Context: an optimization exercise on an open-source flow, tuned for small area and a short achievable clock period. The choices shown serve that exercise and are no tape-out recipe.
Function was checked by simulation only, so behaviour that the tests miss may differ from the original.
The series may have gaps, and a smaller design here may also do less where the tests do not look.

**run.sh**
```bash
#!/bin/bash
# synth_recipe.tcl (not shown) runs the flow's synth.tcl, then flattens the netlist and writes it again
# the make line also repeats each setting of config.mk as NAME=value (left out here)
make -C /OpenROAD-flow-scripts/flow DESIGN_CONFIG=/design/flow/config.mk WORK_HOME=/design/flow/orfs CLKGATE_MAP_FILE= SYNTH_SCRIPT=/design/flow/synth_recipe.tcl finish
```
**config.mk**
```make
export PLATFORM = sky130hd
export DESIGN_NAME = buzzer
export DESIGN_NICKNAME = buzzer
export VERILOG_FILES = /design/flow/design.v
export SDC_FILE = /design/flow/constraint.sdc
export NUM_CORES = 4
export LEC_CHECK = 0
export CAP_MARGIN = 20
export CORE_MARGIN = 2
export CORE_UTILIZATION = 40
export SLEW_MARGIN = 20
```
**constraint.sdc**
```tcl
create_clock -name core_clock -period 120.0 [get_ports {baseClk}]
set_input_delay 24.0000 -clock core_clock [delete_from_list [all_inputs] [get_ports {baseClk}]]
set_output_delay 24.0000 -clock core_clock [all_outputs]
set_load 0.01 [all_outputs]
```
**design.v**
```verilog
module clock_divider #(
        parameter BASESPEED = 50000000  
) (
        input clk,
        input [$clog2(1000000) - 1:0] speed,  
        input rst,
        output logic outClk
);
        logic [$clog2(BASESPEED) - 1:0] ratio;
        logic [$clog2(BASESPEED) - 1:0] counter;
        logic outClk_d;
        assign ratio = BASESPEED / speed;  
        always_comb begin
                if (rst) begin
                        outClk_d = 0;
                end else if (counter < (ratio / 2)) begin
                        outClk_d = 0;
                end else begin
                        outClk_d = 1;
                end
        end
        always @(posedge clk) begin
                if (rst) begin
                        counter <= 0;
                end else begin
                        if (counter < (ratio - 1)) begin
                                counter <= counter + 1;
                        end else begin
                                counter <= 0;
                        end
                end
                outClk <= outClk_d;
        end
endmodule
module buzzer(
        input baseClk,
        input [$clog2(1000000) - 1:0] freq,
        input rst,
        output buzz_clk
);
        clock_divider freq_generator(
                .clk(baseClk),
                .speed(freq),
                .rst(rst),
                .outClk(buzz_clk)
        );
endmodule
```
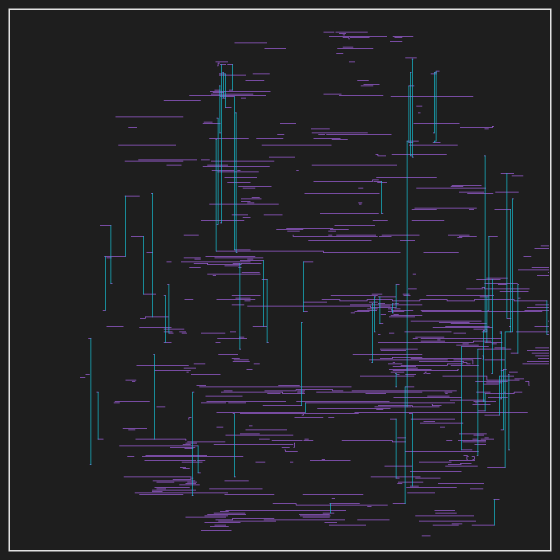
*Wiring by layer, run 1*
Only two layers are drawn.
| layer | color | wire length |
|---|---|---|
| metal 4 | cyan | 2400 um |
| metal 3 | purple | 6780 um |

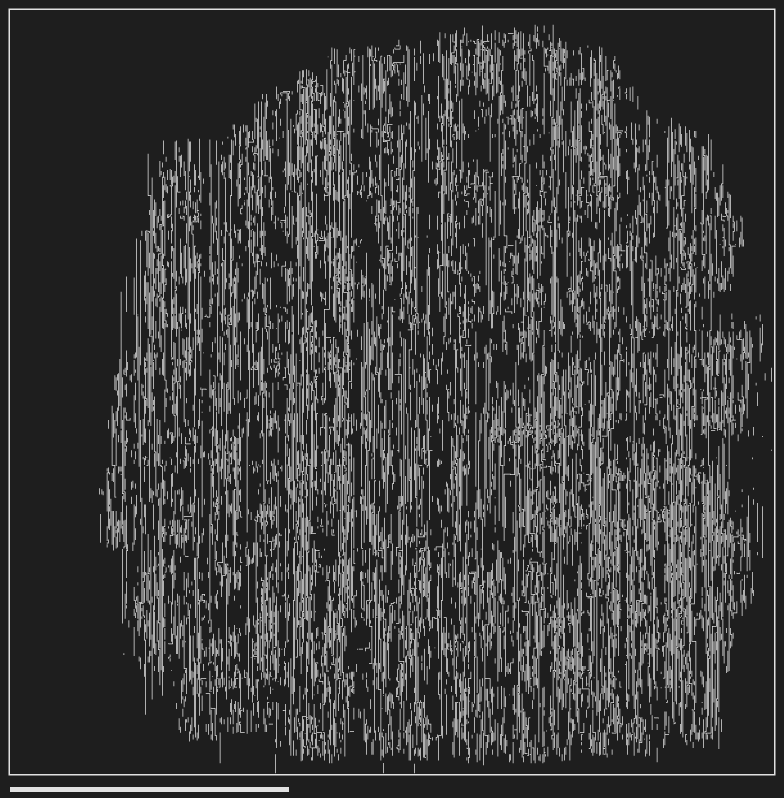
*M2 wires, run 1*
Scale bar: 100 um.
longest straight run: 67.0 um
main direction: vertical

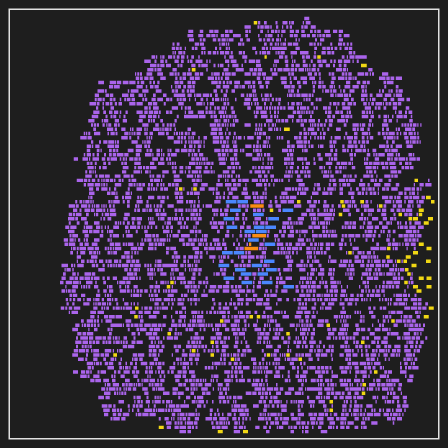
*Placed cells, one color a class, run 1*
| class | color | cells | share of their area |
|---|---|---|---|
| clock drivers and dummy loads | orange | 4 | 0.27% |
| combinational and other logic | purple | 4051 | 96% |
| other buffers and delay cells | yellow | 74 | 2.1% |
| flops | blue | 27 | 1.8% |

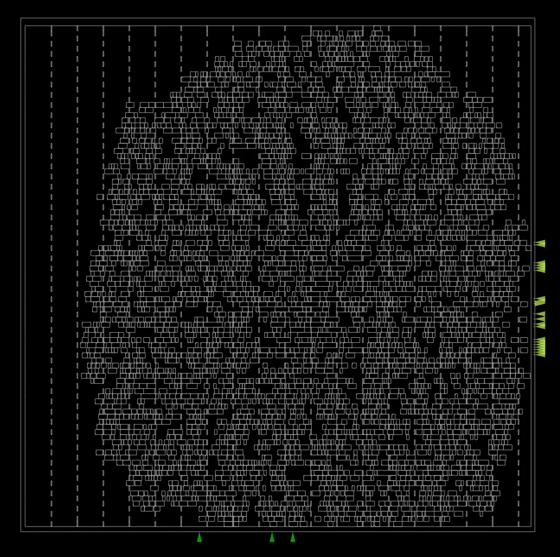
*Placement view, run 1*
filler cell count in the final layout: 7501
Seq/total area: 1.76%
Well-Tap Cells: 950
Post-Route Utilization: 42.7%
sequential cells: 27

==> key figures, run 1 <==
Routing
  • Vias per cell: 6.13
  • Total via count in the routed design: 31.3k
  • DRC violation count after routing: 0
  • Total wire length: ~100000 um
  • Iter 0 DRT Violations: 2950

Worst setup path
  • Biggest cell delay along the critical path: just over 0.9 ns
  • Arr. time, crit path: 112.91 ns
  • CP Launch Type: input port
  • Type of the setup path with the least slack: input port to register
  • Data required time of the critical path: 120.21 ns
  • Peak fanout along the critical path: 49

Global routing
  • Largest net degree at the start of global routing: 50
  • Initial antenna violation count: 0
  • Wire length of the first global-routing pass: 155000 um
  • Via count of the first global-routing pass: approximately 29k
  • Final global-route overflow total: 0

Place
  • Final HPWL from detailed placement: 77600 um
  • Count of input and output buffers: 22
  • RD Place Congestion: around 0.93
  • Dpl ws: 1.71 ns

CTS
  • Post-CTS clock slew at the launch and capture registers of the worst setup and hold paths: 0.07 ns
  • Clock Sinks: 27
  • Number of hold buffers added after cts: 0
  • Buffer levels on the longest clock path: 2
  • CTS tree: yes
  • Clock Tree Root: clkbuf_16
  • H-tree depth: 1

Final layout
  • Footprint of the flip-flops and latches: about 540 um2
  • Multi-input gate area: 0.0275 mm2
  • Area grow syn2layout: 5.53%
  • Proportion of layout cells with a drive suffix above 1: 7.65%
  • Total inserted antenna cells: 0

Timing
  • Tmin final: 112.70 ns
  • Number of hold violations in the final report: 0
  • Final Skew: 0.00187 ns
  • Worst hold margin: 0.598 ns
  • Pins over their slew limit: 0
  • F_max: 8.87 MHz
  • Worst rel slew slack: 31.4%
  • Number of endpoints failing setup at the final stage: 0
  • Final worst setup slack: 7.30 ns
  • Pin slew with the least headroom to its limit: 1.03 ns

Synth
  • Proportion of synthesized flip-flops having asynchronous set or reset: 0%
  • Synth Net Count: 4671
  • Yosys warning total: 1
  • Share of synthesized cell area in and, or, nand and nor gates: 24.8%
  • Post-synthesis area per instance: 6.94 um2
  • Mapped Cells: 4181
  • Largest family of logic cells by synthesized area: compound AO/OA/AOI/OAI gates
  • Portion of netlist area occupied by mux cells: 5.43%
  • Seq/Total Area, Yosys: 1.86%
  • Register bit total from synthesis: 27
  • Compound-Gate Fraction of Synth Area: 34.0%

Floorplan
  • Horizontal die dimension: 273 um
  • Standard-cell rows: 98
  • Die Ht: roughly 270 um
  • Core area: 0.0717 mm2

Outcome
  • Status: no timing/DRC/antenna violations

Job
  • Max-cap violation count: 0

Min path
  • Worst Hold Class: register to register
[run 1: path summary, 6_finish.rpt]
check | startpoint | end | slack [ns] | cells past startpoint
min reg2reg | freq_generator.counter[0] | freq_generator.counter[0] | 0.60 | 1
max | freq[19] | freq_generator.counter[11] | 7.30 | 398
max reg2reg | freq_generator.counter[17] | freq_generator.counter[11] | 117.06 | 16
min | freq_generator.counter[0] | freq_generator.counter[0] | 0.60 | 1
[run 1: cell type report]
cell class              count  area share, %
multi-input cells        3863           89.7
flip-flops and latches     27           1.76
clock buffers               4          0.257
inverters                 183           2.34
repair buffers             74           2.00
repair inverters            5         0.0817
well taps                 950           3.88
[run 1: worst max-delay path, delay by kind of cell]
kind	cells	cell delay (ns)
compound gates	232	49.46
mux	9	2.83
xor+xnor	1	0.29
buf+inv	37	9.13
simple gates	88	17.19
fa+ha+maj	31	9.79
[run 1: registers in the layout, indices dropped and copies added, names as in the netlist]
register                cells
freq_generator.outClk       1
freq_generator.counter     26
[run 1: repair_timing]
action,CTS,global route
setup endpoints to repair,0,27
buffers inserted,0,13
resized for setup,0,54
[run 1: kinds of logic (layout without fill, tap and decap cells)]
kind of cell | Yosys count | in the layout
simple gates | 1469 | 1469
fa+ha+maj | 468 | 468
buf+inv | 291 | 266
mux | 144 | 144
flops | 27 | 27
compound gates | 1462 | 1462
other cells | 1 | 1
xor+xnor | 319 | 319
[run 1: Yosys cell counts (all sizes together), types with 30 or more instances]
master,n,share of area [%]
a211oi,46,1.2
a21boi,30,0.78
a21o,153,4.0
a21oi,358,6.2
a31oi,44,0.99
and2,35,0.76
and3,46,0.99
buf,50,0.91
clkbuf,58,0.75
ha,468,20
inv,180,2.3
mux2,103,4.0
mux2i,41,1.4
nand2,372,4.8
nand2b,93,2.0
nand3,96,1.7
nand4,49,1.1
nor2,428,5.7
nor2b,52,1.1
nor3,138,2.4
nor4,36,0.97
o211ai,48,1.3
o21a,146,3.8
o21ai,279,4.8
o31ai,105,2.8
or3,39,0.84
xnor2,211,6.4
xor2,108,3.3
[run 1: metal layers]
metal / track usage (%) / wire (um) / vias up
met5: 0 / 0 / -
met4: 5.09 / 2400 / 0
met3: 1.86 / 6780 / 133
met2: 40.3 / 41800 / 1053
met1: 37.0 / 47700 / 14400
li1: - / - / 15700
[run 1: per-stage QoR]
step	cell area [um2]	TNS [ns]	cells	utilization, %
floorplan	29000	0	4181	-
global placement	30200	0	5083	42.2
detailed placement	30200	0	5083	42.2
CTS	30300	0	5087	42.3
global route	30600	-1.98	5106	42.7
finish	30600	0	5106	42.7
### Cell sizes after repair, run 1

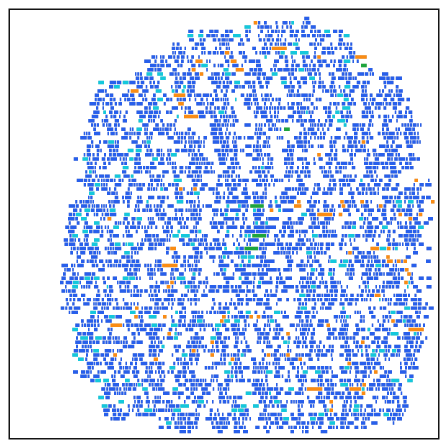

==> run 2: too many edits to list; what changed since run 1 <==
design.v: 47 -> 806 lines; modules unchanged: 1
  clock_divider: edited, 34 -> 17 lines
  bd_core: new, 748 lines
  bd_fa: new, 4 lines
  bd_pp3: new, 3 lines
  bd_pp2: new, 3 lines
  bd_and: new, 3 lines
  bd_xor: new, 3 lines
  bd_xnor: new, 3 lines
  bd_nand: new, 3 lines
  bd_nor: new, 3 lines
  bd_or: new, 3 lines
==> module bd_xnor as of run 2 <==
module bd_xnor (input a, input b, output y);
        assign y = ~(a ^ b);
endmodule
==> module bd_fa as of run 2 <==
module bd_fa (input a, input b, input c, output s, output co);
        assign s = a ^ b ^ c;
        assign co = (a & b) | (c & (a ^ b));
endmodule
==> module bd_pp3 as of run 2 <==
module bd_pp3 (input s1, input a, input s2, input b, input s3, input c, output y);
        assign y = ~((s1 & a) | (s2 & b) | (s3 & c));
endmodule
==> module bd_pp2 as of run 2 <==
module bd_pp2 (input s1, input a, input s3, input c, output y);
        assign y = ~((s1 & a) | (s3 & c));
endmodule
==> module bd_nand as of run 2 <==
module bd_nand (input a, input b, output y);
        assign y = ~(a & b);
endmodule
==> module clock_divider as of run 2 <==
module clock_divider (
        input clk,
        input [19:0] speed,
        input rst,
        output logic outClk
);
        logic [25:0] m;      
        wire  buzz, wrap;
        bd_core u_core (.m(m), .f(speed), .buzz(buzz), .wrap(wrap));
        always @(posedge clk) begin
                if (rst | wrap)
                        m <= 26'd1;
                else
                        m <= m + 26'd1;
                outClk <= ~rst & buzz;
        end
endmodule
==> module bd_or as of run 2 <==
module bd_or (input a, input b, output y);
        assign y = a | b;
endmodule
==> module bd_nor as of run 2 <==
module bd_nor (input a, input b, output y);
        assign y = ~(a | b);
endmodule
==> module bd_and as of run 2 <==
module bd_and (input a, input b, output y);
        assign y = a & b;
endmodule
==> module bd_xor as of run 2 <==
module bd_xor (input a, input b, output y);
        assign y = a ^ b;
endmodule
--- a/config.mk
+++ b/config.mk
@@ -10,2 +10,4 @@
 export CORE_UTILIZATION = 40
 export SLEW_MARGIN = 20
+export SYNTH_HIERARCHICAL = 1
+export SYNTH_MINIMUM_KEEP_SIZE = 0
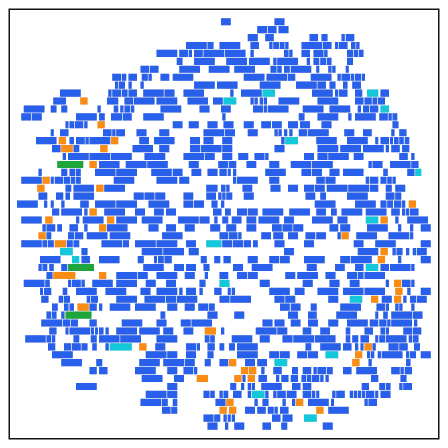
*Cell sizes after repair, run 2*
| size | color | cells | most used |
|---|---|---|---|
| _3 and _4 cells | orange | 44 | buf_4 |
| _0 and _1 cells | blue | 809 | a222oi_1 |
| _6 and larger | green | 3 | clkbuf_16 |
| _2 cells | cyan | 18 | a22oi_2 |

==> run 2 against run 1 <==
  * Via count shrank 74%
  * Synthesized area shrank 72%
  * Die area shrank 71%
  * Clock skew is essentially flat
  * Non-clock buffer count shrank 14
  * Critical path depth shrank 376
  * Worst hold slack gained 0.088 ns
  * Register-to-register slack lost 14 ns
  * Utilization grew 2.4 points
  * Largest cell class unchanged
  * Still clean on timing, DRC and antenna
==> key figures, run 2 <==
Outcome
  • Status: no timing/DRC/antenna violations

Final layout
  • Filler cell count in the final layout: 1933
  • Total inserted antenna cells: 0
  • Number of flip-flops under the largest register name: 26
  • Proportion of layout cells with a drive suffix above 1: about 7.4%
  • Total non-filler cell area in the finished layout: 0.00907 mm2
  • Most frequent cells in the layout: a222oi_1 (161), fa_1 (154), nor2_1 (82), nand2_1 (58), xnor2_1 (45)
  • Non-filler instance count after layout: 1144
  • Register with the highest flop count: freq_generator.m
  • Largest registers in the final layout: freq_generator.m: 26 flops, freq_generator.outClk: 1 flops
  • Most common library cell in the layout ignoring fill and taps: a222oi_1
  • Area grow syn2layout: 11.2%

CTS
  • Number of hold buffers added after cts: 0
  • Source-to-sink clock delay at the later pin of the worst-skew pair: ~0.27 ns
  • Total clock buffers created by CTS: 3
  • H-tree depth: 1
  • Post-cts resize count: 0
  • CTS tree: yes
  • Post-CTS clock slew at the launch and capture registers of the worst setup and hold paths: 0.06 ns
  • Buffer levels on the longest clock path: 2
  • Buffers inserted during post-CTS setup optimization: 0
  • Clock Tree Root: clkbuf_16
  • Clock Sinks: 27

Synth
  • Seq/Total Area, Yosys: 6.62%
  • Most instantiated library cell after synthesis: a222oi_1
  • Synth Net Count: 990
  • Post-synthesis area per instance: ~10 um2
  • Yosys warning total: 7
  • Proportion of synthesized flip-flops having asynchronous set or reset: 0%
  • Top cell types by occurrence after synthesis: a222oi_1 (161), fa_1 (154), nor2_1 (82)
  • Mapped Cells: 813
  • Most area-hungry cell type in the Yosys netlist: fa_1
  • Area share of the largest cell type after synthesis: 37.8%
  • Register bit total from synthesis: 27
  • Number of library cell types mapped by synthesis: 58
  • Cells taking the most area after synthesis: fa_1 (38%), a222oi_1 (20%), dfxtp_1 (6.6%), xnor2_1 (4.8%), nor2_1 (3.8%)
  • Dominant synthesized flop cell: dfxtp_1
  • Synthesized cell area: 0.00816 mm2

Worst setup path
  • Worst reg2reg setup slack: 103.07 ns
  • Type of the setup path with the least slack: input port to register
  • Biggest cell delay along the critical path: 0.60 ns
  • CP Launch Type: input port
  • Arr. time, crit path: 31.33 ns
  • Worst path most repeated cell: fa_1
  • Sort of element at the end of the critical path: register
  • Worst reg-to-reg path cell count: 42
  • Data required time of the critical path: 120.21 ns
  • Critical register-to-register path endpoint: freq_generator.m[20]
  • Critical Path Slowest Stage Cell: or4_1
  • Peak fanout along the critical path: 26
  • Crit-path cells: clkdlybuf4s50_1 -> inv_1 -> nor2_1 -> buf_4 -> a222oi_1 -> fa_1 -> fa_1 -> fa_1 -> fa_1 -> fa_1 -> xor2_1 -> o31ai_1 -> a31oi_1 -> o221ai_1 -> o221a_2 -> o21a_1 -> o31ai_1 -> maj3_1 -> a2111o_1 -> or2_1 -> or4_1 -> o21ai_1
  • Crit. Startpoint: freq[0]
  • Start of the worst register-to-register path: freq_generator.m[1]

Floorplan
  • Horizontal die dimension: 147 um
  • Die Outline Area: 0.0216 mm2
  • Standard-cell rows: 52
  • Initial Utilization: 40.6%
  • Core area: 0.0201 mm2
  • Die Ht: 147 um

Global routing
  • Global-route total usage across every layer: 27.2%
  • Final global-route overflow total: 0
  • Initial antenna violation count: 0
  • Wire length of the first global-routing pass: 46400 um
  • Largest net degree at the start of global routing: 36
  • Via count of the first global-routing pass: 8098

Min path
  • Worst hold path cell count: 2
  • Worst Hold Class: register to register
  • Critical hold path startpoint: freq_generator.m[20]
  • End point of the worst hold path: freq_generator.m[20]

Routing
  • Average wire per cell in the routed design: about 25 um
  • DRC violation count after routing: 0
  • Vias per cell: 7.14
  • Iter 0 DRT Violations: between 2k and 2.5k
  • DRT Pass-1 Iters: 17
  • Total wire length: 29200 um
  • Total via count in the routed design: 8164
  • Residual antenna-violating net count after detailed routing: 0

Place
  • Cell area after placement: 0.00899 mm2
  • Number of placed instances with taps included: approximately 1.1k
  • Final HPWL from detailed placement: ~22000 um
  • RD Place Congestion: about 1.0
  • Count of input and output buffers: 22

Timing
  • Number of endpoints failing setup at the final stage: 0
  • Final period utilization: roughly 26%
  • Tmin final: 31.13 ns
  • Worst rel slew slack: 35.2%
  • TNS Setup: 0 ns
  • F_max: 32.1 MHz
  • Pin slew with the least headroom to its limit: 0.968 ns
  • Final Skew: 0.00169 ns
  • Number of hold violations in the final report: 0
  • Pins over their slew limit: 0
  • Setup repair after global routing missed its margin: no

Job
  • Max-cap violation count: 0
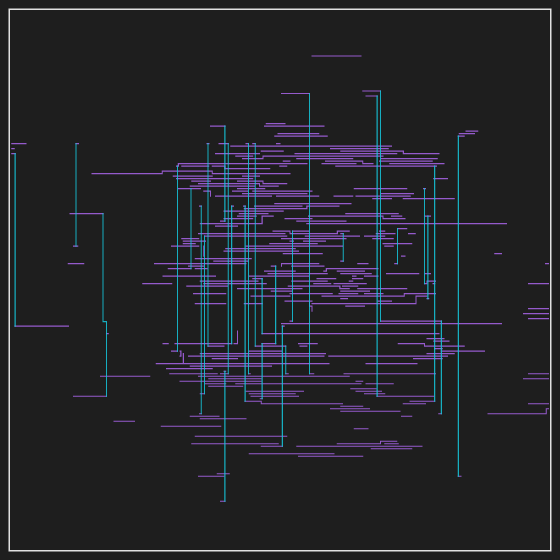
*Wiring by layer, run 2*
Only two layers are drawn.
| layer | color | wire length |
|---|---|---|
| metal 4 | cyan | 1270 um |
| metal 3 | purple | 2840 um |

==> run 2: cell count changes after synthesis, moves of 160 or more <==
cell      previous run  this run
a21oi_1            357        24
a222oi_1             1       161
ha_1               468         1
nand2_1            371        58
nor2_1             405        82
o21ai_0            270        13
xnor2_1            211        45
==> run 2: how the worst max path moves through the flow <==
| stage | end | slack, ns | cells after the start |
|---|---|---|---|
| floorplan | freq_generator.m[20] | 89.43 | 20 |
| global placement | freq_generator.m[19] | 88.64 | 21 |
| detailed placement | freq_generator.m[20] | 88.64 | 19 |
| CTS | freq_generator.m[20] | 88.88 | 22 |
| global route | freq_generator.m[20] | 88.48 | 22 |
| finish | freq_generator.m[20] | 88.87 | 22 |
==> run 2: logic make-up (layout without fill, tap and decap cells) <==
group                      Yosys count  after routing  share of synthesized area [%]
AOI/OAI and AO/OA                  283            283                           30.6
buffers and inverters               27             88                           1.26
xor gates and xnor gates            78             78                           8.37
DFF                                 27             27                           6.62
and+or+nand+nor                    236            236                           14.4
adders and majority gates          162            162                           38.8
==> run 2: area by class of cell <==
type                            instances  area [um2]  share of cell area (%)
Multi-Input combinational cell        759        7520                    82.9
Tap cell                              270         338                    3.72
Clock buffer                            4        78.8                   0.869
Inverter                               24        90.1                   0.993
Sequential cell                        27         542                    5.97
Timing Repair Buffer                   60         505                    5.57
==> run 2: per-stage QoR <==
step | util (%) | hold slack (ns) | worst slack (ns)
floorplan | - | 0.578 | 89.43
global placement | 44.7 | 0.660 | 88.64
detailed placement | 44.7 | 0.680 | 88.64
CTS | 45.1 | 0.685 | 88.88
global route | 45.1 | 0.745 | 88.48
finish | 45.1 | 0.686 | 88.87
==> run 2: modules after synthesis (local to each module, per instance), excerpt <==
| module | copies in the design | cells inside | flops+latches |
|---|---|---|---|
| bd_nor | 24 | 1 | 0 |
| bd_or | 16 | 1 | 0 |
| bd_pp3 | 160 | 1 | 0 |
| bd_fa | 154 | 1 | 0 |
| bd_core | 1 | 222 | 0 |
| bd_nand | 25 | 1 | 0 |
==> run 2: layer usage <==
metal	wire length [um]	share of wire (%)	track usage (%)	vias up
met5	0	0	0	-
met4	1270	4.3	11.0	0
met3	2840	9.7	3.98	67
met2	13500	46	43.7	531
met1	11500	39	37.1	4040
li1	-	-	-	3526
==> run 2: critical path: cells and delay by family <==
family                     cells  cell delay [ns]
adders and majority gates      6             3.02
xor gates and xnor gates       1             0.19
buffers and inverters          3             0.76
and+or+nand+nor                3             1.14
AOI/OAI and AO/OA              9             2.22

what the ideal ports hide:
How much do the figures lean on ideal ports? The routed layouts below were timed once more, with nothing changed but the port constraints. Step 1 sets driving cells, clkbuf_16 on the clock port and buf_2 on the other inputs (assumed; they add their load-dependent delay and slew). Step 2, shift: input delay + t, output delay - t, t = (earliest + latest rising clock arrival at the registers) / 2. This alone moves slack from input paths to output paths. Slacks: ideal ports / drivers / drivers and shift; pairs: ideal ports / drivers.
run | shift t [ns] | setup slack, ns | worst setup path at the end | slew at the worst register clock pin (ns)
run 1 | 0.312 | 7.300 / 7.327 / 7.015 | input to register | 0.07 / 0.07
run 2 | 0.296 | 88.871 / 88.880 / 88.584 | input to register | 0.06 / 0.06
After both steps every run listed still meets setup and hold. For run 2, which loses most, drivers alone change the setup slack by +0.009 ns; drivers and shift together by -0.287 ns.
